From an optimization exercise on the open Yosys and OpenROAD flow, aimed at small area; shortcuts taken in it are not production practice. The RTL was checked by simulation tests, not by an equivalence proof against the original design. Not every run is shown, and edits may drop behaviour that the tests do not exercise.

Run 1, clock network drawn from the DEF:
Drawn at 1 px/um.
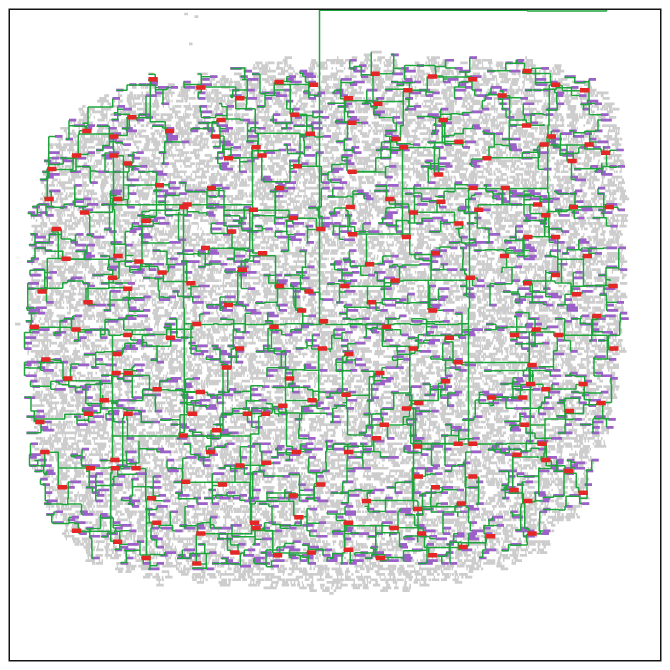
Run 1, routed metal per tile:
Drawn at 0.5 px/um. The die is cut into 32 by 32 equal tiles; dark blue is low, red is high, scaled to the fullest tile. Values are wire area over tile area, all layers added.
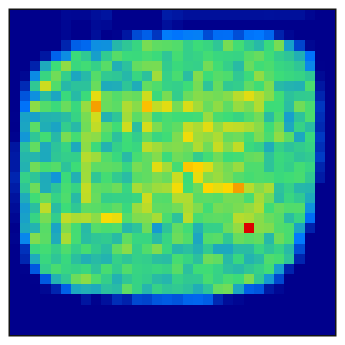
Run 1, wires at chosen ports, followed through buffers:
Drawn at 1 px/um.
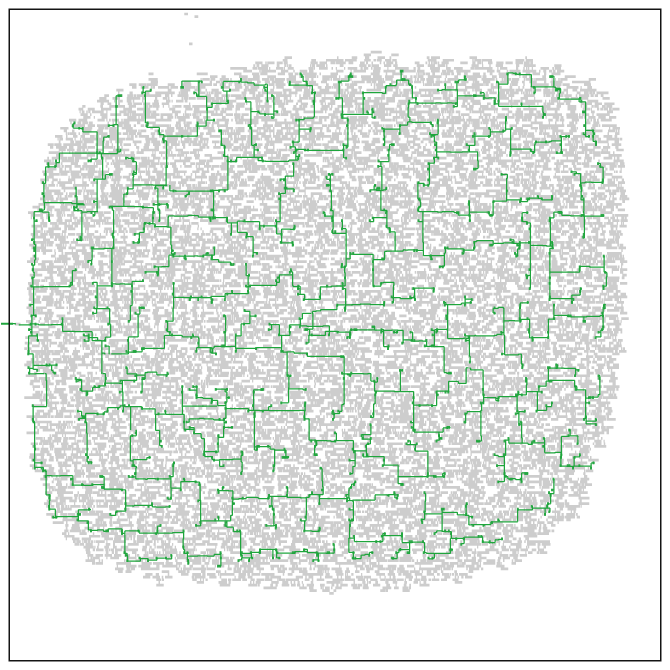
### design/flow/design.v
module GameOfLife (
    init_board,
    start,
    clk,
    rst,
    game_board,
    game_board_initialized
);
parameter ROW = 4;
parameter COL = 6;
input [ROW*COL-1:0] init_board;
input clk, rst, start;
output reg [ROW*COL-1:0] game_board;
output reg game_board_initialized;
wire [ROW*COL-1:0] next_board;
genvar i;
generate
    for (i = 0; i < ROW*COL; i = i + 1) begin : cell_next
        wire [3:0] alive_neighbours_count = alive_neighbors(index2row(i), index2col(i));
        wire basis_of_living = alive_neighbours_count == 3;
        wire cons_of_being_alive = game_board[i] && alive_neighbours_count == 2;
        assign next_board[i] = basis_of_living || cons_of_being_alive;
    end
endgenerate
always @(posedge clk) begin
    if (rst) begin
        game_board_initialized <= 0;
        game_board <= {ROW*COL{1'b0}};
    end else if (start) begin
        if (~game_board_initialized) begin
            game_board <= init_board;
            game_board_initialized <= 1;
        end else begin
            game_board <= next_board;
        end
    end else begin
        game_board_initialized <= 0;
    end
end
function [3:0] alive_neighbors;
    input [$clog2(ROW)-1:0] row;
    input [$clog2(COL)-1:0] col;
    reg [$clog2(ROW)-1:0] row_back;
    reg [$clog2(ROW)-1:0] row_forward;
    reg [$clog2(COL)-1:0] col_back;
    reg [$clog2(COL)-1:0] col_forward; begin
        row_back = row == 0 ? ROW - 1 : row - 1;
        row_forward = row == ROW-1 ? 0 : row + 1;
        col_back = col == 0 ? COL-1 : col - 1;
        col_forward = col == COL-1 ? 0 : col + 1;
        alive_neighbors = 0;
        alive_neighbors = alive_neighbors + game_board[point2index(row_back, col_back)];
        alive_neighbors = alive_neighbors + game_board[point2index(row_back, col)];
        alive_neighbors = alive_neighbors + game_board[point2index(row_back, col_forward)];
        alive_neighbors = alive_neighbors + game_board[point2index(row, col_back)];
        alive_neighbors = alive_neighbors + game_board[point2index(row, col_forward)];
        alive_neighbors = alive_neighbors + game_board[point2index(row_forward, col_back)];
        alive_neighbors = alive_neighbors + game_board[point2index(row_forward, col)];
        alive_neighbors = alive_neighbors + game_board[point2index(row_forward, col_forward)];
    end   
endfunction
function [$clog2(ROW)-1:0] index2row;
    input [$clog2(COL*ROW)-1:0] index; begin
        index2row = index / COL;
    end
endfunction
function [$clog2(COL)-1:0] index2col;
    input [$clog2(COL*ROW)-1:0] index; begin
        index2col = index % COL;
    end
endfunction
function [$clog2(COL*ROW)-1:0] point2index;
    input [$clog2(ROW)-1:0] row;
    input [$clog2(COL)-1:0] col; begin
        point2index = (row*COL + col);
    end
endfunction
endmodule
module GameOfLifeInterface (
    run,
    write_read_not, 
    serial_in, 
    clk,
    rst,
    serial_out
);
parameter ROW = 24;
parameter COL = 24;
input run, write_read_not, serial_in, clk, rst;
output reg serial_out;
reg [ROW*COL-1:0] game_board_initial;
wire [ROW*COL-1:0] game_board;
reg [3:1] read_write_state;  
reg game_start;
GameOfLife #(
    .ROW(ROW),
    .COL(COL)
) game(
    .init_board(game_board_initial),
    .start(game_start),
    .clk(clk),
    .rst(rst),
    .game_board(game_board),
    .game_board_initialized()
);
reg [ROW*COL-1:0] temp_game_board;
always @(posedge clk) begin
    if (rst) begin
        temp_game_board = {ROW*COL{1'b0}};
        read_write_state = 3'b001;
        game_start <= 0;
        serial_out <= 0;
    end else if (~run) begin
        game_start <= 0;
        if (read_write_state[1] || (read_write_state[2] && ~write_read_not) || (read_write_state[3] && write_read_not)) begin
            if (read_write_state[1]) begin
                temp_game_board = game_board;
            end
            read_write_state[1] = 0;
            read_write_state[2] = write_read_not;
            read_write_state[3] = ~write_read_not;
        end
        if (read_write_state[2]) begin
            temp_game_board = temp_game_board >> 1;
            temp_game_board[ROW*COL-1] = serial_in;
        end else begin
            serial_out <= temp_game_board[0];
            temp_game_board = temp_game_board >> 1;
        end
    end else begin
        game_board_initial <= temp_game_board;
        read_write_state = 3'b001;
        game_start <= 1;
    end
end
endmodule
### design/flow/run.sh
#!/bin/bash
# synth_recipe.tcl (not shown) runs the flow's synth.tcl, then flattens the netlist and writes it again
# the make line also repeats each setting of config.mk as NAME=value (left out here)
make -C /OpenROAD-flow-scripts/flow DESIGN_CONFIG=/design/flow/config.mk WORK_HOME=/design/flow/orfs CLKGATE_MAP_FILE= SYNTH_SCRIPT=/design/flow/synth_recipe.tcl finish
### design/flow/config.mk
export PLATFORM = sky130hd
export DESIGN_NAME = GameOfLifeInterface
export DESIGN_NICKNAME = GameOfLifeInterface
export VERILOG_FILES = /design/flow/design.v
export SDC_FILE = /design/flow/constraint.sdc
export NUM_CORES = 4
export LEC_CHECK = 0
export CAP_MARGIN = 20
export CORE_MARGIN = 2
export CORE_UTILIZATION = 40
export SLEW_MARGIN = 20
### design/flow/constraint.sdc
create_clock -name core_clock -period 8.0 [get_ports {clk}]
set_input_delay 1.6000 -clock core_clock [delete_from_list [all_inputs] [get_ports {clk}]]
set_output_delay 1.6000 -clock core_clock [all_outputs]
set_load 0.01 [all_outputs]
==> reports/metrics.cfg, run 1 <==
[power_and_ir_drop]
swShare = 0.362
totalPowerFinal_uw = 31100
ir_worst_vdd_uv = 164
leakage_uw = 0.0844
power.group.top = combinational cells
powerSeq_uw = 10200
p_switching_uw = 11200

[final_layout]
multi_input_comb_cells = 10566
final_cell_mix = inv_1, fa_1, nor2_1
final_nets = 21009
design.seq.count = 1734
drive_gt1_frac = 0.0304
clkCellAreaFrac = 0.0402
largest_class = multi-input gates
antenna_cells = 1
synthToLayoutAreaGrowth_pct = 7.58

[floorplan]
rows = 237
core-area_sq_um = 416000
initial_utilization = 0.401

[outcome]
status = no timing/DRC/antenna violations

[sta]
fin_ws_ns = 3.79
tns_ns = 0
max_freq_mhz = 238
rsz0062_at_grt = false
hold_viol_final = 0
skew_ns = 0.0602
relSlewSlack = 0.280
min_period_ns = 4.21

[cts]
clkTransAtPathRegs_ns = 0.06
cts_resized = 0

[worst_setup_path]
cp.arrival_ns = 5.03
crit_slowest_cell = dfxtp_1
r2r_slack_ns = 3.79
worst-path-max-fanout = 8
cp-end-kind = flip-flop
crit_chain = inv_1, fa_1, fa_1, inv_1, fa_1, inv_1, fa_1, nand2b_1, a2111oi_0, o22ai_1, nor2_1

[routing]
via_per_inst = 5.14
drt_first_pass_iters = 6
wl_per_cell_um = 18.7

[global_route]
met1_usage = 0.284
grt_pass1_vias = 119951
grt_usage = 0.202
gr-total-overflow = 0
grtUsageMet3 = 0.0171

[yosys]
synth_edf_count = 576
syn_area_sq_um = 167000
yosysUniqueCellTypes = 29
synth_top_family_by_area = adder cells
avgSynthCellArea_sq_um = 9.67

[place]
place.gp.congestion = 0.824
place_area_sq_um = 172000
post-dp-hpwl_um = 299000

[hold_path]
worstHoldStart = temp_game_board[568]
hold-path-endpoint = game_board_initial[568]

[flow_run]
maxCapViolCount = 0

-- 'clock network drawn from the DEF' (at the start) --
[purple] flip-flops | count: 1,734
[green] clock wires | length: 29.5 mm
[red] cells driving clock nets | count: 212
flops lie	widely spread
routed clock nets	213

-- 'routed metal per tile' (at the start) --
nearly empty tiles	25%
mean over tiles	0.16
tiles over half the peak	34%
fullest tile	0.45
densest ninth of the die	centre
emptiest ninth of the die	lower right

-- 'wires at chosen ports, followed through buffers' (at the start) --
colour	port	bits	direction	end cells	buffers	wire
green	`run`	1	input	1,154	12	13,600 um

==> run 1 -> run 2 <==
==> design/flow/design.v (replaced) <==
module GameOfLife (
    clk,
    ld,
    gen,
    hold,
    init_board,
    game_board
);
parameter ROW = 24;
parameter COL = 24;
localparam N = ROW*COL;
input clk, ld, gen, hold;
input [N-1:0] init_board;
output reg [N-1:0] game_board;
wire [N-1:0] vs, vk;
wire [N-1:0] next_board;
genvar r, c;
generate
    for (r = 0; r < ROW; r = r + 1) begin : row
        for (c = 0; c < COL; c = c + 1) begin : col
            localparam integer RU = (r + ROW - 1) % ROW;
            localparam integer RD = (r + 1) % ROW;
            localparam integer CL = (c + COL - 1) % COL;
            localparam integer CR = (c + 1) % COL;
            wire a = game_board[RU*COL + c];
            wire b = game_board[r*COL + c];
            wire d = game_board[RD*COL + c];
            assign vs[r*COL + c] = a ^ b ^ d;
            assign vk[r*COL + c] = (a & b) | (a & d) | (b & d);
        end
    end
    for (r = 0; r < ROW; r = r + 1) begin : row2
        for (c = 0; c < COL; c = c + 1) begin : col2
            localparam integer CL = (c + COL - 1) % COL;
            localparam integer CR = (c + 1) % COL;
            wire s0 = vs[r*COL + CL], s1 = vs[r*COL + c], s2 = vs[r*COL + CR];
            wire k0 = vk[r*COL + CL], k1 = vk[r*COL + c], k2 = vk[r*COL + CR];
            wire a = s0 ^ s1 ^ s2;
            wire b = (s0 & s1) | (s0 & s2) | (s1 & s2);
            wire d = k0 ^ k1 ^ k2;
            wire e = (k0 & k1) | (k0 & k2) | (k1 & k2);
            wire ctr = game_board[r*COL + c];
            wire t3 = a & (b ^ d) & ~e;
            wire t4 = ~a & ((b & d & ~e) | (~b & ~d & e));
            assign next_board[r*COL + c] = t3 | (ctr & t4);
        end
    end
endgenerate
always @(posedge clk)
    game_board <= ({N{gen}} & next_board) | ({N{ld}} & init_board) | ({N{hold}} & game_board);
endmodule
module GameOfLifeInterface (
    run,
    write_read_not,
    serial_in,
    clk,
    rst,
    serial_out
);
parameter ROW = 24;
parameter COL = 24;
localparam N = ROW*COL;
input run, write_read_not, serial_in, clk, rst;
output reg serial_out;
reg [N-1:0] sr;         
wire [N-1:0] board;     
reg run1;               
reg run2;               
reg m_init;             
reg m_write;            
wire go = ~rst;
wire b_gen  = go & run2;
wire b_ld   = go & run1 & ~run2;
wire b_hold = go & ~run1;
GameOfLife #(.ROW(ROW), .COL(COL)) game (
    .clk(clk),
    .ld(b_ld),
    .gen(b_gen),
    .hold(b_hold),
    .init_board(sr),
    .game_board(board)
);
wire s_hold  = go & run;
wire s_shift = go & ~run & ~m_init;
wire s_load  = go & ~run & m_init;
wire top_in  = go & ~run & write_read_not & serial_in;
always @(posedge clk) begin
    sr <= ({N{s_hold}} & sr)
        | ({N{s_shift}} & {1'b0, sr[N-1:1]})
        | ({N{s_load}} & {1'b0, board[N-1:1]})
        | {top_in, {N-1{1'b0}}};
    if (rst) begin
        run1 <= 1'b0;
        run2 <= 1'b0;
        m_init <= 1'b1;
        m_write <= 1'b0;
        serial_out <= 1'b0;
    end else begin
        run1 <= run;
        run2 <= run & run1;
        if (run) begin
            m_init <= 1'b1;
        end else begin
            m_init <= 1'b0;
            m_write <= write_read_not;
            if (~write_read_not)
                serial_out <= m_init ? board[0] : sr[0];
        end
    end
end
endmodule
==> reports/metrics.cfg, run 2 <==
[floorplan]
die-width_um = 574
core-area_sq_um = 324000
initial_utilization = 0.401
dieArea_sq_um = 330000
ioPinCount = 6
dieHeight_um = 574
rows = 209

[sta]
tns_ns = 0
max_freq_mhz = 290
hold_viol_final = 0
hold_ws_ns = 0.498
finalSetupViolCount = 0
fin_ws_ns = 4.55
min_period_ns = 3.45
skew_ns = 0.0466
slew_viol_final = 0
min_period_over_period = 0.431
rsz0062_at_grt = false
relSlewSlack = 0.171

[cts]
cts_buffer_depth = 4
clkTransAtPathRegs_ns = 0.06
cts-buffers-inserted = 161
root_buffer = clkbuf_16
cts_hold_buf = 0
cts_resized = 0
cts_tree = done

[yosys]
syn_area_sq_um = 130000
ys_seq_elements = 1156
synth_top_area_share = 0.178
synthAdderAreaFrac = 0.342
synth_top_family_by_area = adder cells
synth_edf_count = 0
post_synth_xor_area_fraction = 0.0403
postSynthCellCount = 15177
avgSynthCellArea_sq_um = 8.57
synth_most_common_cell = inv_1
synth_top_area_cell = dfxtp_1
ys_seq_area_frac = 0.178
yosysWarnings = 2
synthSimpleGateAreaFrac = 0.125
yosysUniqueCellTypes = 44

[outcome]
status = no timing/DRC/antenna violations

[place]
post-dp-hpwl_um = 248000
port_buffers = 5
place.gp.congestion = 0.831
dp.cells = 18939
place_area_sq_um = 133000

[final_layout]
fill_cells = 32224
final_nets = 17664
synthToLayoutAreaGrowth_pct = 6.36
fin_util = 0.427
drive_gt1_frac = 0.0446
design.seq.count = 1156
regArea_sq_um = 23200
inverters_excl_clock = 2378
clkCellAreaFrac = 0.0368
multi_input_comb_cells = 11025
antenna_cells = 1
seq_share = 0.167
bufAreaShareNonClock = 0.00554
final_cells = 19212
multi_input_area_sq_um = 95000
final_cell_mix = inv_1, ha_1, nor2_1
multi_input_area_share = 0.687
num-clock-buffers = 236
largest_class = multi-input gates

[power_and_ir_drop]
swShare = 0.441
leakage_uw = 0.0649
p_clk_frac = 0.221
power.group.top = combinational cells
powerDensity_nw_per_um2 = 235
totalPowerFinal_uw = 32500
p_switching_uw = 14300
ir_worst_vdd_uv = 166
combPwrFrac = 0.565
powerSeq_uw = 6970

[worst_setup_path]
worst-path-stages = 4
crit_chain = buf_4, buf_4, o221ai_1, o21ba_2
startpoint_type = flip-flop
worst-setup-path-type = flip-flop to flip-flop
cp-end-kind = flip-flop
critPathBufInv = 2
worst-path-max-fanout = 99
r2r_slack_ns = 4.55
crit_top_cell = buf_4
crit_start = run1
rr_worst_depth = 4
crit_slowest_cell = buf_4
cp.arrival_ns = 4.14
cp_data_required_time_ns = 8.69
r2r_start = run1

[routing]
wl_met2_um = 160000
drt_first_pass_iters = 8
num_vias = 100232
via_per_inst = 5.22

[hold_path]
hold-path-endpoint = serial_out
worstHoldStart = serial_out

[global_route]
grt_antenna_before_repair = 1
grtUsageMet3 = 0.0167
grt_first_pass_wirelength_um = 535000
use_met2 = 0.350
grt_max_degree = 247
busiest_layer = met2
grt_pass1_vias = 100704
met1_usage = 0.262
gr-total-overflow = 0

[flow_run]
maxCapViolCount = 0

Run 2, clock network drawn from the DEF:
Drawn at 1 px/um.
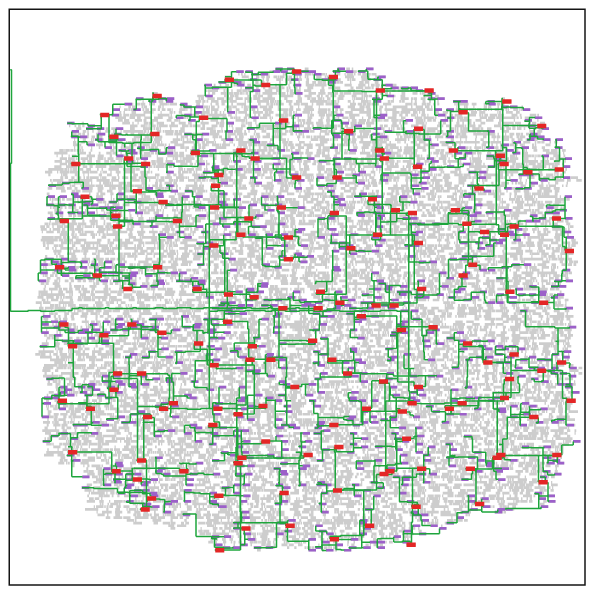
[red] cells driving clock nets | count: 161
[green] clock wires | length: 21.6 mm
[purple] flip-flops | count: 1,156
routed clock nets	162

Run 2, signal routing as the flow saved it:
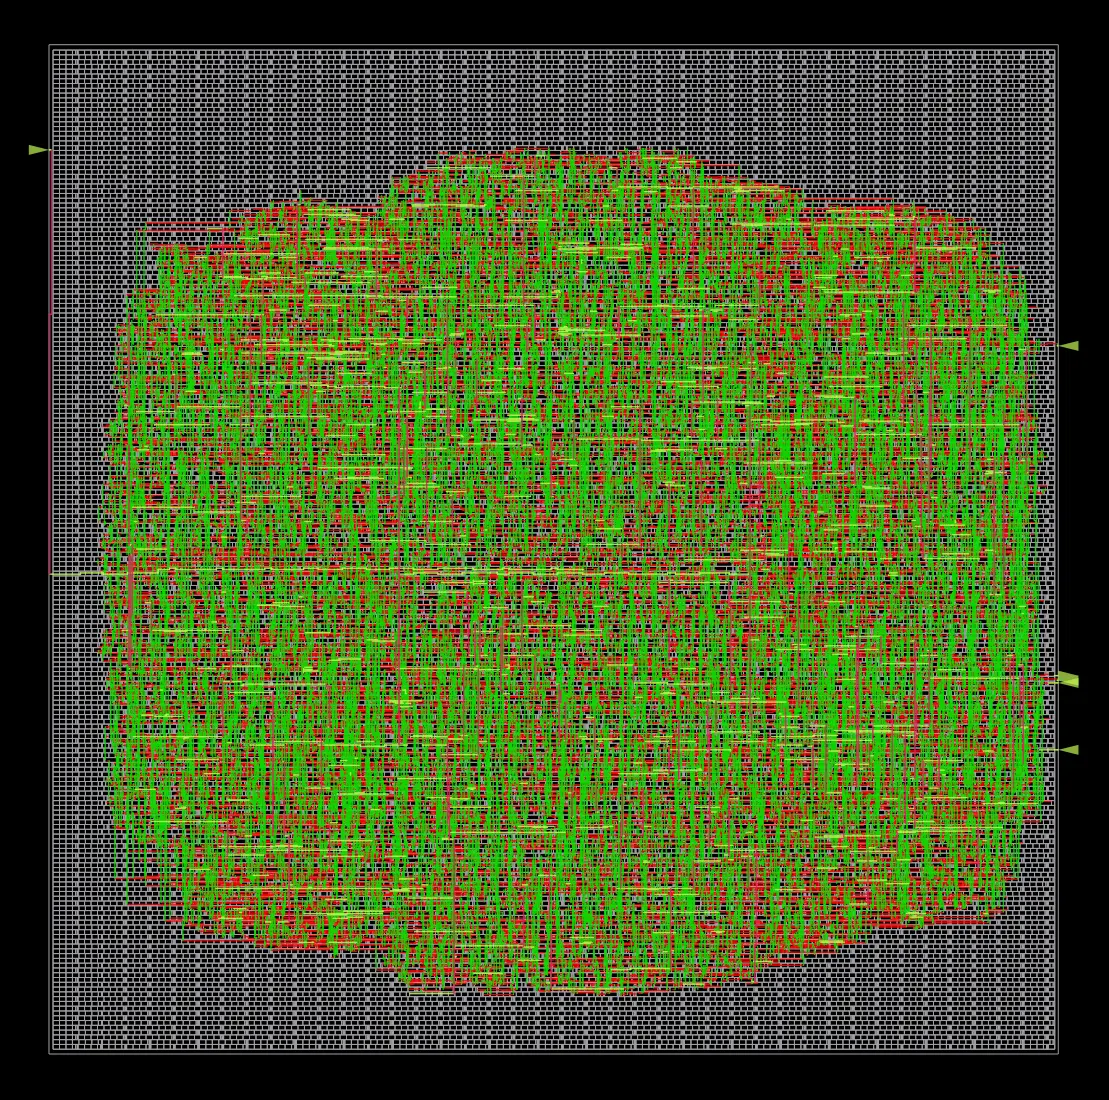
DR WL/cell: 17.0 um
Metal-1 WL: 153,000 um
Met3 Wirelength: 9260 um
Max Used Layer: met4
Tot GR Track Use: 0.197

Run 2, cells coloured by class:
Drawn at 1 px/um.
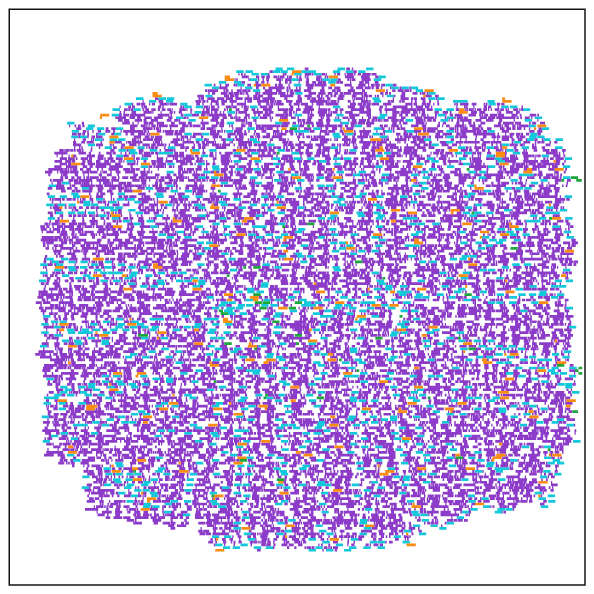
colour	class	cells
cyan	flip-flops	1,156
green	other buffers and delay cells	56
orange	clock drivers and dummy loads	271
purple	all other logic	13,403

==> run 2 -> run 3 <==
==> design/flow/design.v (replaced) <==
module GameOfLife (
    clk,
    hold,
    ld,
    gen,
    init_board,
    game_board,
    board_d
);
parameter ROW = 24;
parameter COL = 24;
localparam N = ROW*COL;
input clk, hold, ld, gen;
input [N-1:0] init_board;
output reg [N-1:0] game_board;
output [N-1:0] board_d;
wire [N-1:0] vs, vk;
wire [N-1:0] next_board;
genvar r, c;
generate
    for (r = 0; r < ROW; r = r + 1) begin : row
        for (c = 0; c < COL; c = c + 1) begin : col
            localparam integer RU = (r + ROW - 1) % ROW;
            localparam integer RD = (r + 1) % ROW;
            wire a = game_board[RU*COL + c];
            wire b = game_board[r*COL + c];
            wire d = game_board[RD*COL + c];
            assign vs[r*COL + c] = a ^ b ^ d;
            assign vk[r*COL + c] = (a & b) | (d & (a ^ b));
        end
    end
    for (r = 0; r < ROW; r = r + 1) begin : row2
        for (c = 0; c < COL; c = c + 1) begin : col2
            localparam integer RU = (r + ROW - 1) % ROW;
            localparam integer RD = (r + 1) % ROW;
            localparam integer CL = (c + COL - 1) % COL;
            localparam integer CR = (c + 1) % COL;
            wire s0 = vs[r*COL + CL], s2 = vs[r*COL + CR];
            wire k0 = vk[r*COL + CL], k2 = vk[r*COL + CR];
            wire up = game_board[RU*COL + c], dn = game_board[RD*COL + c];
            wire ctr = game_board[r*COL + c];
            wire p = s0 ^ s2 ^ up;
            wire q = (s0 & s2) | (s0 & up) | (s2 & up);
            wire n0 = p ^ dn;
            wire rr = p & dn;
            wire u = k0 ^ k2 ^ q;
            wire v = (k0 & k2) | (k0 & q) | (k2 & q);
            assign next_board[r*COL + c] = ~v & (u ^ rr) & (n0 | ctr);
        end
    end
endgenerate
assign board_d = ({N{gen}} & next_board) | ({N{ld}} & init_board) | ({N{hold}} & game_board);
always @(posedge clk)
    game_board <= board_d;
endmodule
module GameOfLifeInterface (
    run,
    write_read_not,
    serial_in,
    clk,
    rst,
    serial_out
);
parameter ROW = 24;
parameter COL = 24;
localparam N = ROW*COL;
input run, write_read_not, serial_in, clk, rst;
output reg serial_out;
reg [N-1:0] sr;         
wire [N-1:0] board;     
wire [N-1:0] board_d;   
wire [N-1:0] sr_d;      
reg run1;               
reg run2;               
reg m_init;             
reg s_hold, s_shift, s_load;
reg t_hold, t_val;      
reg b_hold, b_ld, b_gen;
reg early;              
reg phase;              
wire p0 = ~run1;
wire p1 = run1 & ~run2;
wire p2 = run2;
wire top = write_read_not & serial_in;
always @(posedge clk) begin
    s_hold <= 1'b0; s_shift <= 1'b0; s_load <= 1'b0;
    t_hold <= 1'b0; t_val <= 1'b1;
    b_hold <= 1'b0; b_ld <= 1'b0; b_gen <= 1'b0;
    early <= 1'b0;
    if (rst) begin
        phase <= 1'b1;
    end else if (run) begin
        if (p0 & ~phase) begin
            b_ld <= 1'b1;
            s_load <= 1'b1;
            early <= 1'b1;
            phase <= 1'b1;
        end else begin
            b_hold <= p0 | (p1 & early);
            b_ld <= p1 & ~early;
            b_gen <= p2;
            s_hold <= 1'b1;
            t_hold <= 1'b1;
            phase <= ~phase;
        end
    end else begin
        b_hold <= p0 | (p1 & early);
        b_ld <= p1 & ~early;
        b_gen <= p2;
        if (m_init & ~(p1 & early)) begin
            s_load <= 1'b1;
            t_val <= top ^ 1'b1;
            phase <= 1'b1;
        end else begin
            s_hold <= m_init;
            s_shift <= ~m_init;
            t_val <= top ^ ~phase;
            phase <= ~phase;
        end
    end
    if (rst) begin
        run1 <= 1'b0;
        run2 <= 1'b0;
        m_init <= 1'b1;
        serial_out <= 1'b0;
    end else begin
        run1 <= run;
        run2 <= run & run1;
        m_init <= run;
        if (~run & ~write_read_not)
            serial_out <= m_init ? (early ? board[0] : board_d[0]) : (sr_d[0] ^ phase);
    end
end
GameOfLife #(.ROW(ROW), .COL(COL)) game (
    .clk(clk),
    .hold(b_hold),
    .ld(b_ld),
    .gen(b_gen),
    .init_board(sr),
    .game_board(board),
    .board_d(board_d)
);
assign sr_d[N-2:0] = ~(({N-1{s_hold}} & sr[N-2:0])
                     | ({N-1{s_shift}} & sr[N-1:1])
                     | ({N-1{s_load}} & board[N-1:1]));
assign sr_d[N-1] = t_hold ? ~sr[N-1] : t_val;
always @(posedge clk)
    sr <= sr_d;
endmodule
--- a/design/flow/config.mk
+++ b/design/flow/config.mk
@@ -7,5 +7,8 @@
 export LEC_CHECK = 0
 export CAP_MARGIN = 20
 export CORE_MARGIN = 2
-export CORE_UTILIZATION = 40
+export CORE_UTILIZATION = 50
+export CTS_BUF_LIST = sky130_fd_sc_hd__clkbuf_16
+export CTS_CLUSTER_DIAMETER = 80
+export CTS_CLUSTER_SIZE = 24
 export SLEW_MARGIN = 20
==> reports/metrics.cfg, run 3 <==
[worst_setup_path]
crit_start = serial_out
crit_slowest_cell = clkdlybuf4s50_1
rr_worst_depth = 7
cp.arrival_ns = 1.67
cp-end-kind = output port
worst-path-stages = 1
r2r_slack_ns = 4.98

[yosys]
syn_area_sq_um = 90300
synth_most_common_cell = fa_1
yosysUniqueCellTypes = 27
synth_edf_count = 0
synthAdderAreaFrac = 0.463
post_synth_xor_area_fraction = 0.0560
postSynthCellCount = 7065
ys_seq_elements = 1166

[global_route]
grtUsageMet3 = 0.0339
grt_pass1_vias = 64113
grt_usage = 0.263
gr-total-overflow = 0
grt_first_pass_wirelength_um = 382000

[sta]
finalSetupViolCount = 0
hold_viol_final = 0
relSlewSlack = 0.282
hold_ws_ns = 0.442
min_period_ns = 3.27
fin_ws_ns = 4.73

[cts]
cts_hold_buf = 0

[power_and_ir_drop]
ir_worst_vdd_uv = 172
p_clk_frac = 0.192
leakage_uw = 0.0388
totalPowerFinal_uw = 28000
combPwrFrac = 0.508
powerSeq_uw = 8420
power.group.top = combinational cells

[place]
place_area_sq_um = 92200
post-dp-hpwl_um = 172000
port_buffers = 5

[final_layout]
multi_input_area_sq_um = 64300
multi_input_comb_cells = 5217
seq_share = 0.244
bufAreaShareNonClock = 0.00484
clkCellAreaFrac = 0.0361
drive_gt1_frac = 0.0308
antenna_cells = 1
regArea_sq_um = 23400
multi_input_area_share = 0.672
inverters_excl_clock = 298

[flow_run]
maxCapViolCount = 0

[floorplan]
core-area_sq_um = 179000
dieArea_sq_um = 184000

[routing]
via_per_inst = 6.52
wl_met2_um = 113000

[hold_path]
hold-path-endpoint = sr[575]

[outcome]
status = no timing/DRC/antenna violations

Run 3, clock network drawn from the DEF:
Drawn at 1 px/um.
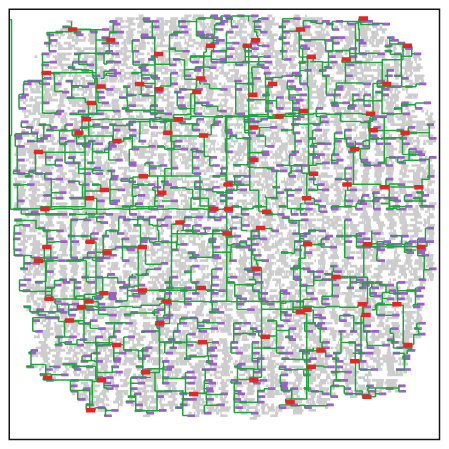
[green] clock wires | length: 17,000 um
[red] cells driving clock nets | count: 92
[purple] flip-flops | count: 1,166
routed clock nets	93
flops lie	widely spread

Run 3, routed metal per tile:
The die is cut into 21 by 21 equal tiles; dark blue is low, red is high, scaled to the fullest tile. Values are wire area over tile area, all layers added.
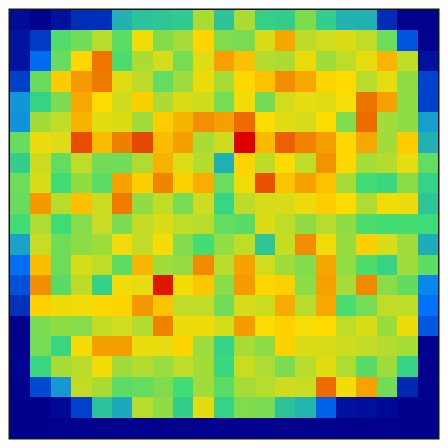
mean over tiles	0.20
nearly empty tiles	8.6%
tiles over half the peak	77%
fullest tile	0.36

Run 3, signal routing as the flow saved it:
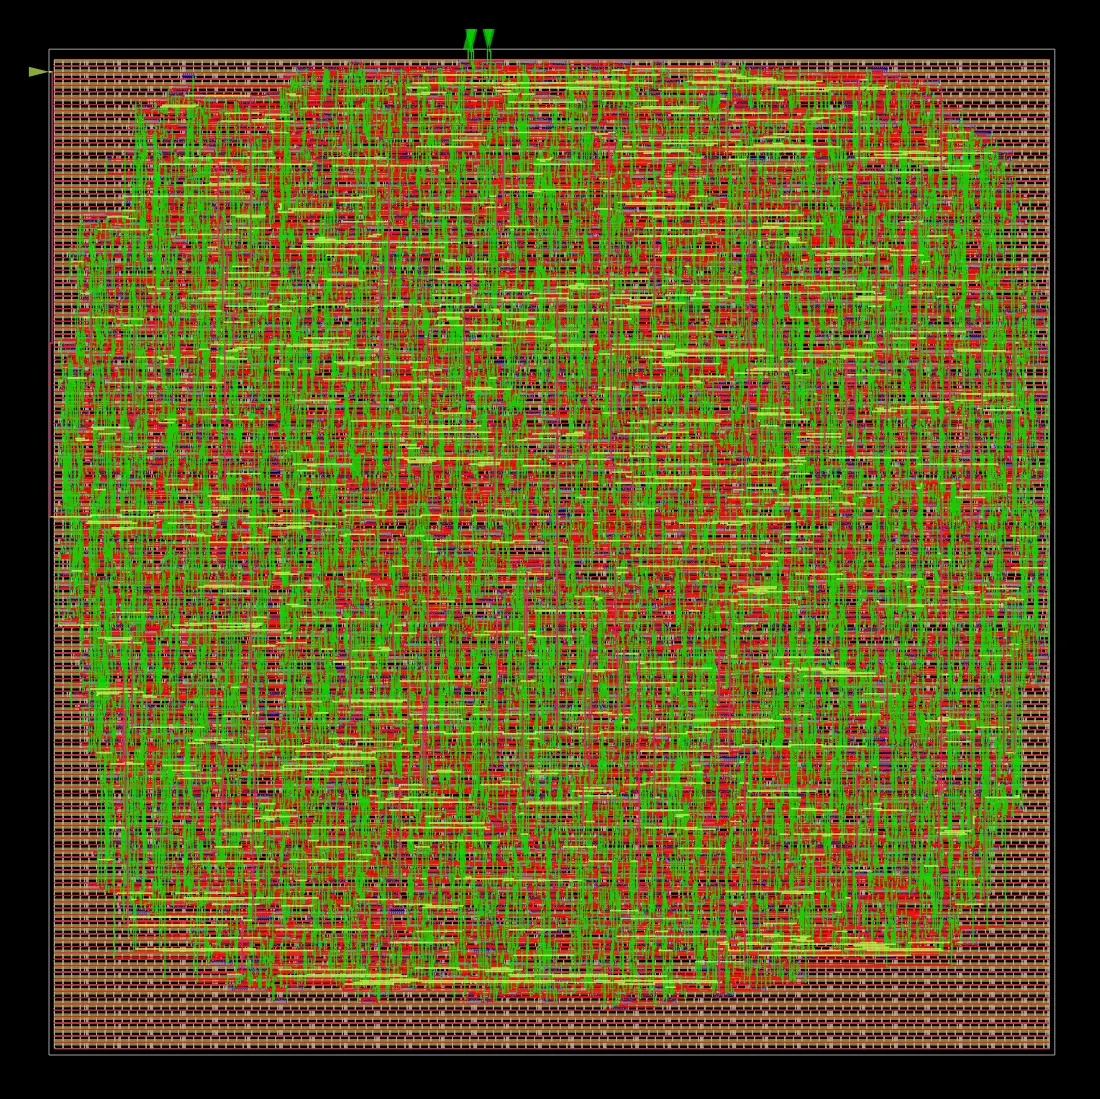
Met3 Wirelength: 14,200 um
via count: 60,336

Run 3, cells coloured by class:
Drawn at 1 px/um.
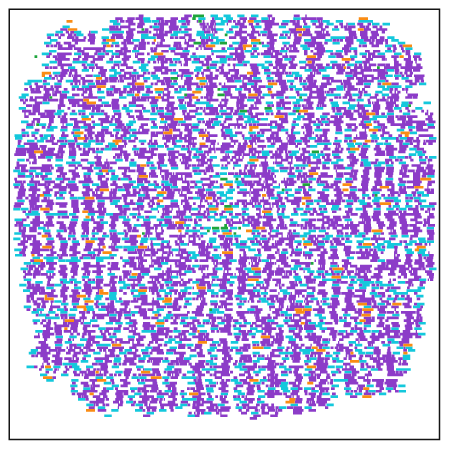

==> run 3 -> run 4 <==
--- a/design/flow/config.mk
+++ b/design/flow/config.mk
@@ -9,6 +9,6 @@
 export CORE_MARGIN = 2
 export CORE_UTILIZATION = 50
 export CTS_BUF_LIST = sky130_fd_sc_hd__clkbuf_16
-export CTS_CLUSTER_DIAMETER = 80
-export CTS_CLUSTER_SIZE = 24
+export CTS_CLUSTER_DIAMETER = 90
+export CTS_CLUSTER_SIZE = 28
 export SLEW_MARGIN = 20
Run 4, cells coloured by class:
Drawn at 1 px/um.
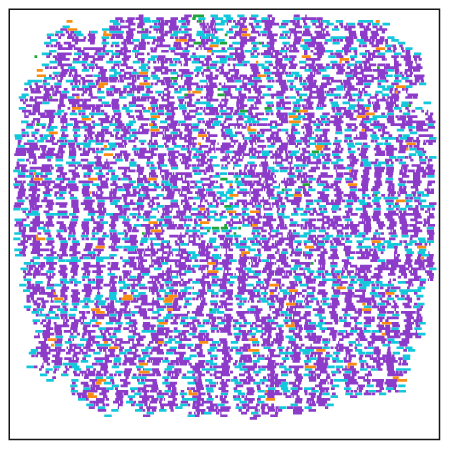
colour	class	cells
cyan	flip-flops	1,166
green	other buffers and delay cells	40
purple	all other logic	5,515
orange	clock drivers and dummy loads	132

Run 4, clock network drawn from the DEF:
Drawn at 1 px/um.
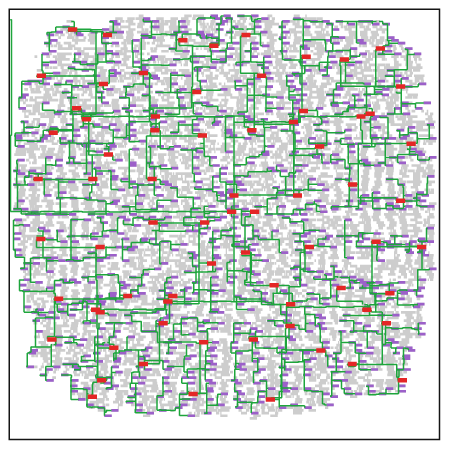
[purple] flip-flops | count: 1,166
[red] cells driving clock nets | count: 72
[green] clock wires | length: 16,400 um
flops lie	widely spread
routed clock nets	73

Run 4, routed metal per tile:
The die is cut into 21 by 21 equal tiles; dark blue is low, red is high, scaled to the fullest tile. Values are wire area over tile area, all layers added.
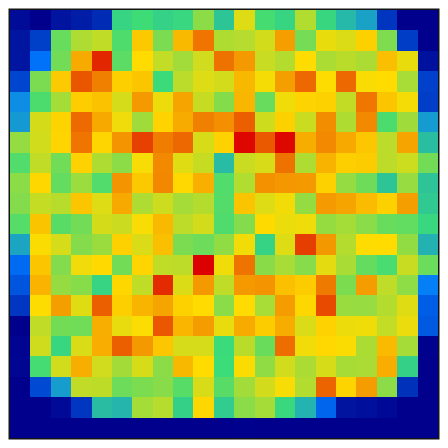
tiles over half the peak	78%
nearly empty tiles	8.4%
mean over tiles	0.20
fullest tile	0.34

==> reports/metrics.cfg, run 4 <==
[sta]
hold_viol_final = 0
max_freq_mhz = 310
slew_viol_final = 0
relSlewSlack = 0.269
rsz0062_at_grt = false
min_period_over_period = 0.403
finalSetupViolCount = 0
min_period_ns = 3.22

[final_layout]
final_cell_mix = fa_1, dfxtp_1, a22oi_1, ha_1, a222oi_1
fill_cells = 15414
regArea_sq_um = 23400
inverters_excl_clock = 298
final_cells = 9209
num-clock-buffers = 75
final_nets = 9104
multi_input_area_share = 0.679
clkCellAreaFrac = 0.0271
seq_share = 0.246
fin_util = 0.530
largest_class = multi-input gates
antenna_cells = 1

[worst_setup_path]
crit_start = serial_out
cp.arrival_ns = 1.62
worst-path-stages = 1
critPathBufInv = 1
worst-path-max-fanout = 2
cp-end-kind = output port
crit_slowest_cell = clkdlybuf4s50_1
worst-setup-path-type = flip-flop to output port
cp_data_required_time_ns = 6.40
r2r_slack_ns = 4.93

[power_and_ir_drop]
power.group.top = combinational cells
swShare = 0.431
powerDensity_nw_per_um2 = 286
p_clk_frac = 0.165
combPwrFrac = 0.525
totalPowerFinal_uw = 27100
leakage_uw = 0.0384
powerSeq_uw = 8420

[global_route]
grt_first_pass_wirelength_um = 381000
grt_max_degree = 189
grt_pass1_vias = 63977
busiest_layer = met2
met1_usage = 0.381
use_met2 = 0.427

[yosys]
postSynthCellCount = 7065
ys_seq_area_frac = 0.259
synth_top_area_cell = fa_1
synthSimpleGateAreaFrac = 0.0211
synthAdderAreaFrac = 0.463
synth_top_area_share = 0.383
synth_top_family_by_area = adder cells
avgSynthCellArea_sq_um = 12.8
yosysUniqueCellTypes = 27
syn_area_sq_um = 90300

[cts]
cts-buffers-inserted = 72
cts_hold_buf = 0
root_buffer = clkbuf_16
cts_resized = 0
cts_tree = done

[routing]
num_vias = 60171
wl_met2_um = 113000
wl_met1_um = 104000
dr_wl_met3_um = 14300

[outcome]
status = no timing/DRC/antenna violations

[place]
place_area_sq_um = 92200
dp.cells = 9076
port_buffers = 5
place.gp.congestion = 0.820

[floorplan]
core-area_sq_um = 179000
rows = 155
die-width_um = 429
dieArea_sq_um = 184000
dieHeight_um = 429
initial_utilization = 0.505

[hold_path]
hold-path-endpoint = sr[575]

[flow_run]
maxCapViolCount = 0

==> run 4 -> run 5 <==
--- a/design/flow/config.mk
+++ b/design/flow/config.mk
@@ -7,8 +7,8 @@
 export LEC_CHECK = 0
 export CAP_MARGIN = 20
 export CORE_MARGIN = 2
-export CORE_UTILIZATION = 50
+export CORE_UTILIZATION = 45
 export CTS_BUF_LIST = sky130_fd_sc_hd__clkbuf_16
-export CTS_CLUSTER_DIAMETER = 90
-export CTS_CLUSTER_SIZE = 28
+export CTS_CLUSTER_DIAMETER = 60
+export CTS_CLUSTER_SIZE = 16
 export SLEW_MARGIN = 20
Run 5, wires at chosen ports, followed through buffers:
Drawn at 1 px/um.
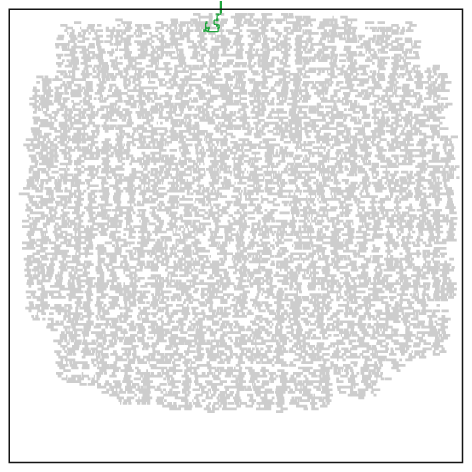
colour	port	bits	direction	end cells	buffers	wire
green	`run`	1	input	7	1	64.0 um

Run 5, cells coloured by class:
Drawn at 1 px/um.
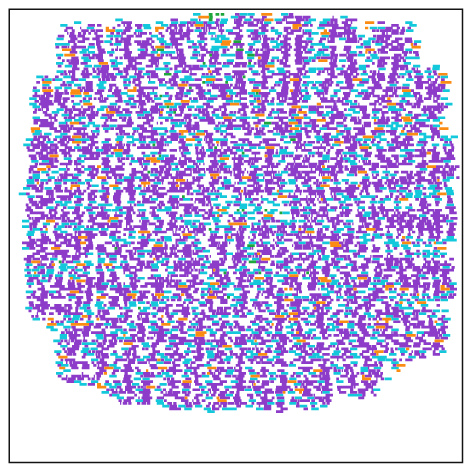
colour	class	cells
green	other buffers and delay cells	45
cyan	flip-flops	1,166
orange	clock drivers and dummy loads	253
purple	all other logic	5,515

==> reports/metrics.cfg, run 5 <==
[yosys]
ys_seq_elements = 1166
synthAdderAreaFrac = 0.463
yosysUniqueCellTypes = 27
avgSynthCellArea_sq_um = 12.8
synth_top_family_by_area = adder cells
synth_top_area_cell = fa_1
post_synth_xor_area_fraction = 0.0560
ys_seq_area_frac = 0.259
synth.area.top_cells = fa_1, dfxtp_1, ha_1
synth_edf_count = 0
syn_area_sq_um = 90300
synth_most_common_cell = fa_1
postSynthCellCount = 7065
synth-async-reset-ratio = 0
synthSimpleGateAreaFrac = 0.0211

[floorplan]
dieHeight_um = 452
die-width_um = 452
ioPinCount = 6
initial_utilization = 0.452
core-area_sq_um = 199000

[worst_setup_path]
crit_chain = inv_8, buf_4, buf_4, o41ai_1
r2r_slack_ns = 4.52
cp-end-kind = flip-flop
crit_slowest_cell = buf_4
r2r_start = b_gen
cp.arrival_ns = 4.10
critPathBufInv = 3
worst-setup-path-type = flip-flop to flip-flop
startpoint_type = flip-flop
crit_start = b_gen
cp_data_required_time_ns = 8.62
rr_worst_depth = 4
crit_top_cell = buf_4
worst-path-max-fanout = 140

[final_layout]
final_cells = 9636
final_cell_area_sq_um = 97300
multi_input_comb_cells = 5217
antenna_cells = 1
final_nets = 9174
multi_input_area_sq_um = 64300
regArea_sq_um = 23400
design.seq.count = 1166
synthToLayoutAreaGrowth_pct = 7.84
bufAreaShareNonClock = 0.00460
seq_share = 0.240
inverters_excl_clock = 298
fin_util = 0.488
clkCellAreaFrac = 0.0486
multi_input_area_share = 0.661
largest_class = multi-input gates
drive_gt1_frac = 0.0410
fill_cells = 17449
final_cell_mix = fa_1, dfxtp_1, a22oi_1, ha_1, a222oi_1

[sta]
max_freq_mhz = 288
skew_ns = 0.0416
relSlewSlack = 0.277
rsz0062_at_grt = false
hold_viol_final = 0
min_period_over_period = 0.435
min_period_ns = 3.48
slew_viol_final = 0
hold_ws_ns = 0.446
finalSetupViolCount = 0
tns_ns = 0

[power_and_ir_drop]
p_clk_frac = 0.228
leakage_uw = 0.0395
swShare = 0.415
combPwrFrac = 0.485
p_int_uw = 17200
totalPowerFinal_uw = 29400
power.group.top = combinational cells
powerDensity_nw_per_um2 = 302
p_switching_uw = 12200

[cts]
root_buffer = clkbuf_16
ctsHtreeMaxLevel = 4
cts_buffer_depth = 3
clkTransAtPathRegs_ns = 0.07
cts_hold_buf = 0
cts-buffers-inserted = 137
cts_tree = done
cts_resized = 0

[place]
post-dp-hpwl_um = 174000
place_area_sq_um = 92600
place.gp.congestion = 0.819
port_buffers = 5
dp.cells = 9382

[routing]
wl_met1_um = 104000
num_vias = 60876
via_per_inst = 6.32
drt_first_pass_iters = 10
top_layer_used = met4

[global_route]
use_met2 = 0.403
grt_pass1_vias = 66264
grt_first_pass_wirelength_um = 388000
grt_max_degree = 178
met1_usage = 0.335
grt_antenna_before_repair = 1
busiest_layer = met2
grtUsageMet3 = 0.0268

[hold_path]
hold-path-endpoint = sr[575]
worstHoldStart = t_val

[outcome]
status = no timing/DRC/antenna violations

[flow_run]
maxCapViolCount = 0

Run 5, signal routing as the flow saved it:
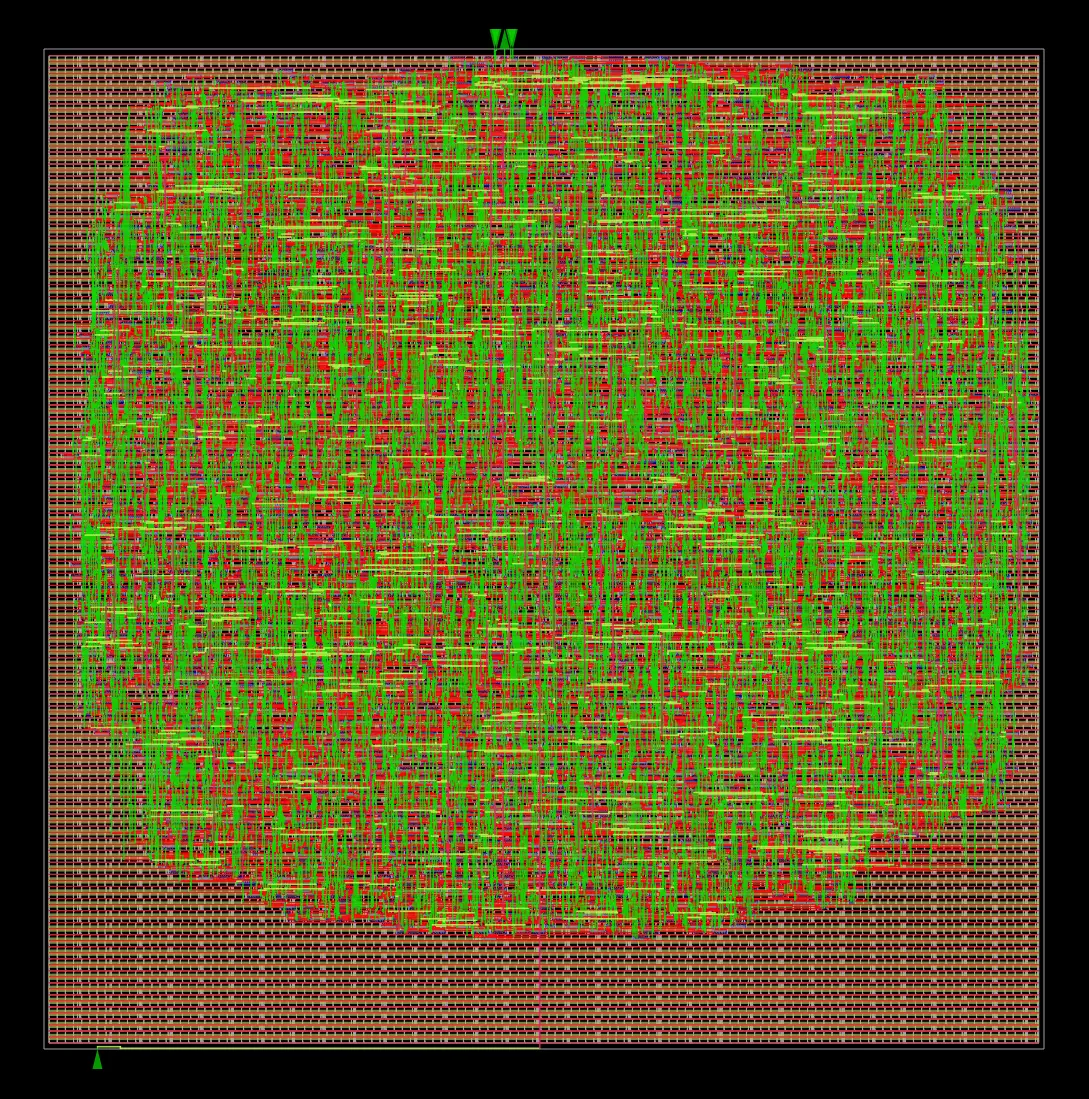
Tot GR Track Use: 0.240
Met3 Wirelength: 12,900 um
DR WL/cell: 24.8 um
met2 wire len: 118,000 um

==> run 5 -> run 6 <==
==> design/flow/flow/run.sh (new file) <==
#!/bin/bash
# The standard layout (standard.sh: ORFS synthesis to finish) with one
# change: clock tree synthesis runs without dummy loads, with larger sink
# clusters on clkbuf_16. The whole output goes to flow.log in this folder;
# ORFS keeps each step's own log under orfs/logs/.
set -euo pipefail
CTS="-sink_clustering_enable -repair_clock_nets -sink_clustering_size 24 -sink_clustering_max_diameter 80 -buf_list sky130_fd_sc_hd__clkbuf_16 -dont_use_dummy_load"
bash standard.sh "CTS_ARGS=$CTS" finish > flow.log 2>&1
==> design/flow/standard.sh (new file) <==
#!/bin/bash
# synth_recipe.tcl (not shown) runs the flow's synth.tcl, then flattens the netlist and writes it again
# the make line also repeats each setting of config.mk as NAME=value (left out here)
make -C /OpenROAD-flow-scripts/flow DESIGN_CONFIG=/design/flow/config.mk WORK_HOME=/design/flow/orfs CLKGATE_MAP_FILE= SYNTH_SCRIPT=/design/flow/synth_recipe.tcl "${@:-finish}"
--- a/design/flow/config.mk
+++ b/design/flow/config.mk
@@ -7,8 +7,8 @@
 export LEC_CHECK = 0
 export CAP_MARGIN = 20
 export CORE_MARGIN = 2
-export CORE_UTILIZATION = 45
+export CORE_UTILIZATION = 50
 export CTS_BUF_LIST = sky130_fd_sc_hd__clkbuf_16
-export CTS_CLUSTER_DIAMETER = 60
-export CTS_CLUSTER_SIZE = 16
+export CTS_CLUSTER_DIAMETER = 80
+export CTS_CLUSTER_SIZE = 24
 export SLEW_MARGIN = 20
removed: design/flow/run.sh
Run 6, cells coloured by class:
Drawn at 1 px/um.
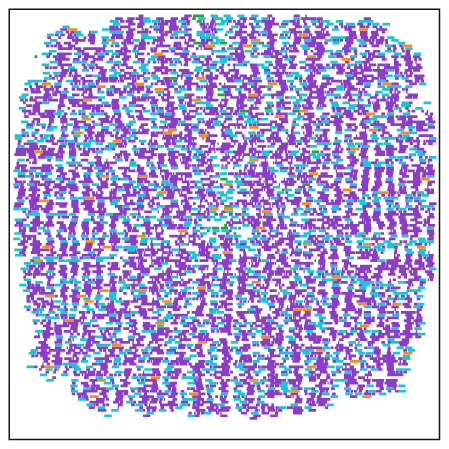
colour	class	cells
orange	cells driving clock nets	92
cyan	flip-flops	1,166
green	other buffers and delay cells	40
purple	all other logic	5,515

Run 6, wires at chosen ports, followed through buffers:
Drawn at 1.5 px/um.
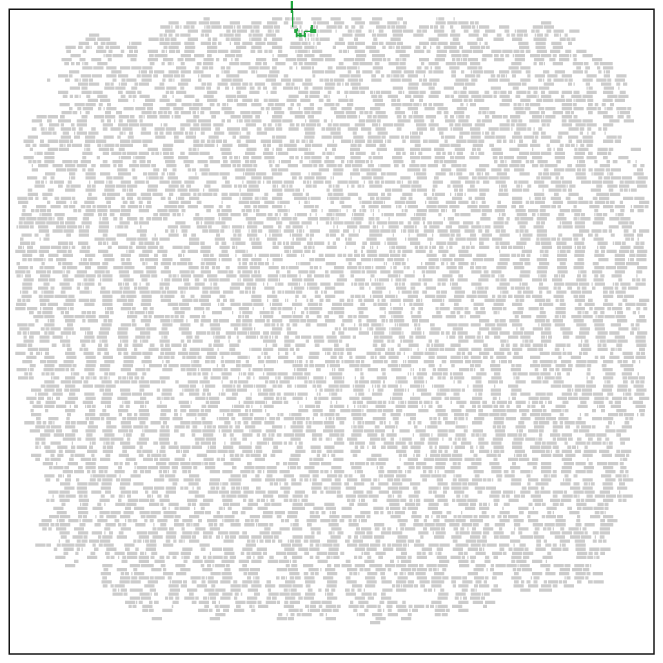
colour	port	bits	direction	end cells	buffers	wire
green	`run`	1	input	7	1	37.2 um

==> reports/metrics.cfg, run 6 <==
[hold_path]
hold-path-endpoint = sr[575]
worstHoldStart = t_val

[final_layout]
seq_share = 0.247
multi_input_area_sq_um = 64300
num-clock-buffers = 92
fin_util = 0.529
final_cells = 9169
synthToLayoutAreaGrowth_pct = 4.74
final_cell_area_sq_um = 94500
final_nets = 9124
multi_input_comb_cells = 5217
largest_class = multi-input gates
drive_gt1_frac = 0.0198
inverters_excl_clock = 298
design.seq.count = 1166
bufAreaShareNonClock = 0.00490
clkCellAreaFrac = 0.0244
fill_cells = 15426
multi_input_area_share = 0.680
antenna_cells = 1

[sta]
slew_viol_final = 0
rsz0062_at_grt = false
fin_ws_ns = 4.75
tns_ns = 0
hold_viol_final = 0
skew_ns = 0.0753
relSlewSlack = 0.277
min_period_over_period = 0.407
hold_ws_ns = 0.447

[yosys]
synth_edf_count = 0
avgSynthCellArea_sq_um = 12.8
syn_area_sq_um = 90300
ys_seq_area_frac = 0.259
synth_top_area_cell = fa_1
synthAdderAreaFrac = 0.463
synthSimpleGateAreaFrac = 0.0211
synth_most_common_cell = fa_1
yosysWarnings = 2
post_synth_xor_area_fraction = 0.0560
yosysUniqueCellTypes = 27
synth_top_area_share = 0.383
synth.area.top_cells = fa_1, dfxtp_1, ha_1
postSynthCellCount = 7065

[power_and_ir_drop]
p_switching_uw = 11500
ir_worst_vdd_uv = 176
p_clk_frac = 0.158
leakage_uw = 0.0383
totalPowerFinal_uw = 26900

[worst_setup_path]
cp.arrival_ns = 1.65
worst-path-max-fanout = 2
crit_chain = clkdlybuf4s50_1
rr_worst_depth = 3
critPathBufInv = 1
r2r_start = s_hold
cp_data_required_time_ns = 6.40
cp-end-kind = output port
r2r_slack_ns = 4.92
worst-setup-path-type = flip-flop to output port
worst-path-stages = 1

[floorplan]
core-area_sq_um = 179000
die-width_um = 429
dieArea_sq_um = 184000
rows = 155
ioPinCount = 6
dieHeight_um = 429
initial_utilization = 0.505

[cts]
cts_buffer_depth = 3
ctsHtreeMaxLevel = 3
cts_resized = 0
clkTransAtPathRegs_ns = 0.09
cts-buffers-inserted = 92
root_buffer = clkbuf_16

[place]
dp.cells = 9076
post-dp-hpwl_um = 172000
place.gp.congestion = 0.820
place_area_sq_um = 92200
port_buffers = 5

[routing]
drt_first_pass_iters = 13
top_layer_used = met4
wl_met1_um = 104000
wl_per_cell_um = 25.8
via_per_inst = 6.56
dr_wl_met3_um = 14300
num_vias = 60156
wl_met2_um = 114000

[outcome]
status = no timing/DRC/antenna violations

[global_route]
gr-total-overflow = 0
use_met2 = 0.427
grt_first_pass_wirelength_um = 381000
met1_usage = 0.381
grt_max_degree = 189
grt_pass1_vias = 63968
grt_antenna_before_repair = 1
grt_usage = 0.262
grtUsageMet3 = 0.0320

[flow_run]
maxCapViolCount = 0

Run 6, clock network drawn from the DEF:
Drawn at 1 px/um.
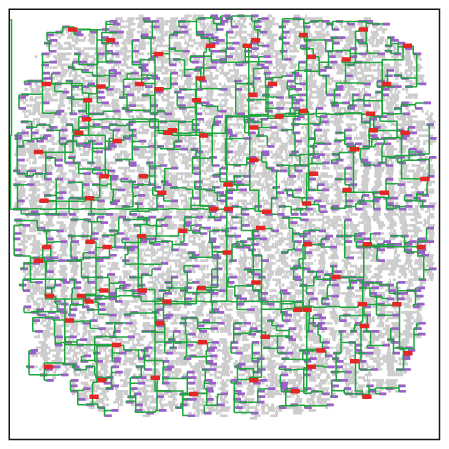
[red] cells driving clock nets | count: 92
[green] clock wires | length: 16,900 um
[purple] flip-flops | count: 1,166
routed clock nets	93
flops lie	widely spread

==> run 6 -> run 7 <==
==> design/flow/flow/run.sh (replaced) <==
#!/bin/bash
# The standard layout (standard.sh: ORFS synthesis to finish) with one
# change: clock tree synthesis runs without dummy loads, with larger sink
# clusters on clkbuf_16. The whole output goes to flow.log in this folder;
# ORFS keeps each step's own log under orfs/logs/.
set -euo pipefail
CTS="-sink_clustering_enable -repair_clock_nets -sink_clustering_size 30 -sink_clustering_max_diameter 90 -buf_list sky130_fd_sc_hd__clkbuf_16 -dont_use_dummy_load"
bash standard.sh "CTS_ARGS=$CTS" finish > flow.log 2>&1
--- a/design/flow/config.mk
+++ b/design/flow/config.mk
@@ -7,8 +7,5 @@
 export LEC_CHECK = 0
 export CAP_MARGIN = 20
 export CORE_MARGIN = 2
-export CORE_UTILIZATION = 50
-export CTS_BUF_LIST = sky130_fd_sc_hd__clkbuf_16
-export CTS_CLUSTER_DIAMETER = 80
-export CTS_CLUSTER_SIZE = 24
+export CORE_UTILIZATION = 55
 export SLEW_MARGIN = 20
Run 7, wires at chosen ports, followed through buffers:
Drawn at 1.5 px/um.
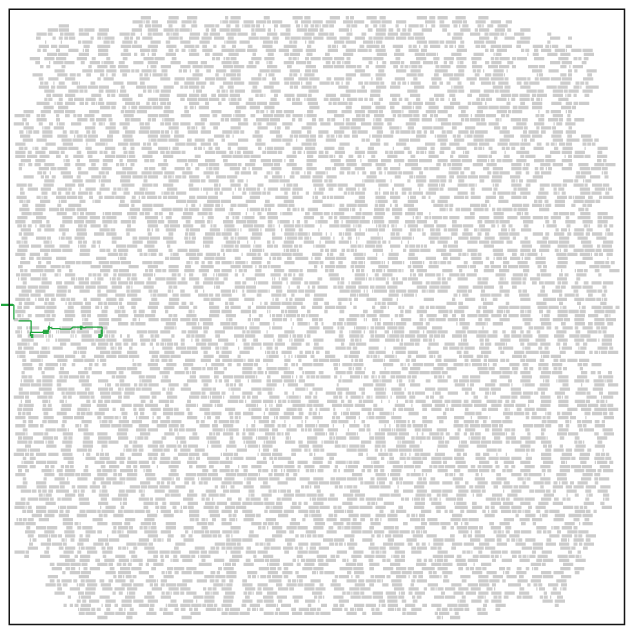
colour	port	bits	direction	end cells	buffers	wire
green	`run`	1	input	7	1	91.5 um

Run 7, cells coloured by class:
Drawn at 1 px/um.
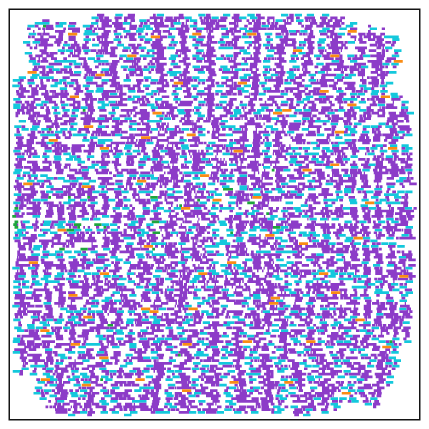
colour	class	cells
green	other buffers and delay cells	37
orange	cells driving clock nets	72
purple	all other logic	5,515
cyan	flip-flops	1,166

==> reports/metrics.cfg, run 7 <==
[outcome]
status = no timing/DRC/antenna violations

[place]
port_buffers = 5
place_area_sq_um = 92000
place.gp.congestion = 0.799

[routing]
dr_wl_met3_um = 13000
drt_first_pass_iters = 13
via_per_inst = 6.69
top_layer_used = met4
wl_met1_um = 105000

[final_layout]
final_cells = 8965
fill_cells = 13376
antenna_cells = 0
largest_class = multi-input gates
clkCellAreaFrac = 0.0192
seq_share = 0.249
drive_gt1_frac = 0.0165
inverters_excl_clock = 298
regArea_sq_um = 23400

[power_and_ir_drop]
swShare = 0.431
p_int_uw = 15000
totalPowerFinal_uw = 26400
powerDensity_nw_per_um2 = 281
p_switching_uw = 11400
powerSeq_uw = 8430
p_clk_frac = 0.141

[sta]
fin_ws_ns = 4.60
max_freq_mhz = 294
skew_ns = 0.0671
finalSetupViolCount = 0

[worst_setup_path]
r2r_slack_ns = 4.60
crit_slowest_cell = buf_4
cp_data_required_time_ns = 8.51
startpoint_type = flip-flop
worst-setup-path-type = flip-flop to flip-flop
critPathBufInv = 3
cp-end-kind = flip-flop
rr_worst_depth = 4

[yosys]
synthSimpleGateAreaFrac = 0.0211
yosysUniqueCellTypes = 27
ys_seq_area_frac = 0.259
synthAdderAreaFrac = 0.463
synth.area.top_cells = fa_1, dfxtp_1, ha_1
synth_top_area_cell = fa_1

[global_route]
grt_usage = 0.289
grt_max_degree = 173
gr-total-overflow = 0
met1_usage = 0.424

[cts]
cts_buffer_depth = 3
root_buffer = clkbuf_16
cts_tree = done
cts_hold_buf = 0

[floorplan]
die-width_um = 409
dieArea_sq_um = 167000

[hold_path]
worstHoldStart = t_val

Run 7, routed metal per tile:
Drawn at 1 px/um. The die is cut into 20 by 20 equal tiles; dark blue is low, red is high, scaled to the fullest tile. Values are wire area over tile area, all layers added.
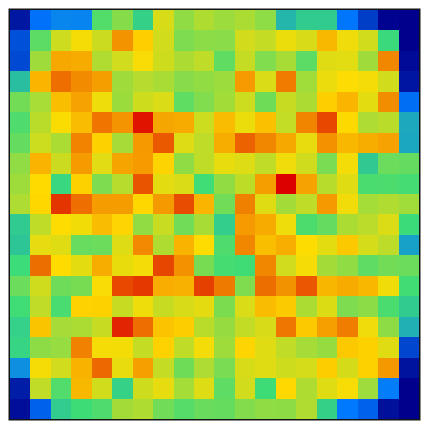
mean over tiles	0.22
tiles over half the peak	88%
nearly empty tiles	1.3%
fullest tile	0.34

## port drivers added, routing unchanged
The flow's constraints put no driver on any port. The routed layouts listed below were extracted and timed again, unchanged, in two steps.
Step 1: set_driving_cell puts a clkbuf_16 on clk and a buf_2 on each other input, an assumption about the parent block.
Step 2 times the ports against the registers' clock, not the clock port: input delays grow and output delays shrink by t, the midpoint of the rising clock arrivals with the driver on.
a / b / c = no drivers / after step 1 / after step 2; a / b = the first two.
| run | t (ns) | setup slack, ns | worst hold slack (ns) |
|---|---|---|---|
| run 1 | 1.004 | 3.792 / 3.792 / 3.646 | 0.427 / 0.427 / 0.427 |
| run 2 | 0.917 | 4.552 / 4.552 / 4.108 | 0.498 / 0.498 / 0.498 |
| run 3 | 0.819 | 4.730 / 4.654 / 4.982 | 0.442 / 0.442 / 0.442 |
| run 4 | 0.788 | 4.779 / 4.699 / 4.935 | 0.416 / 0.416 / 0.416 |
| run 5 | 0.869 | 4.524 / 4.524 / 4.524 | 0.446 / 0.446 / 0.446 |
| run 6 | 0.786 | 4.746 / 4.670 / 4.919 | 0.447 / 0.447 / 0.447 |
| run 7 | 0.761 | 4.604 / 4.604 / 4.604 | 0.446 / 0.446 / 0.446 |
After both steps every run listed still meets setup and hold. For run 2, which loses most, drivers alone change the setup slack by 0.000 ns; drivers and shift together by -0.444 ns.
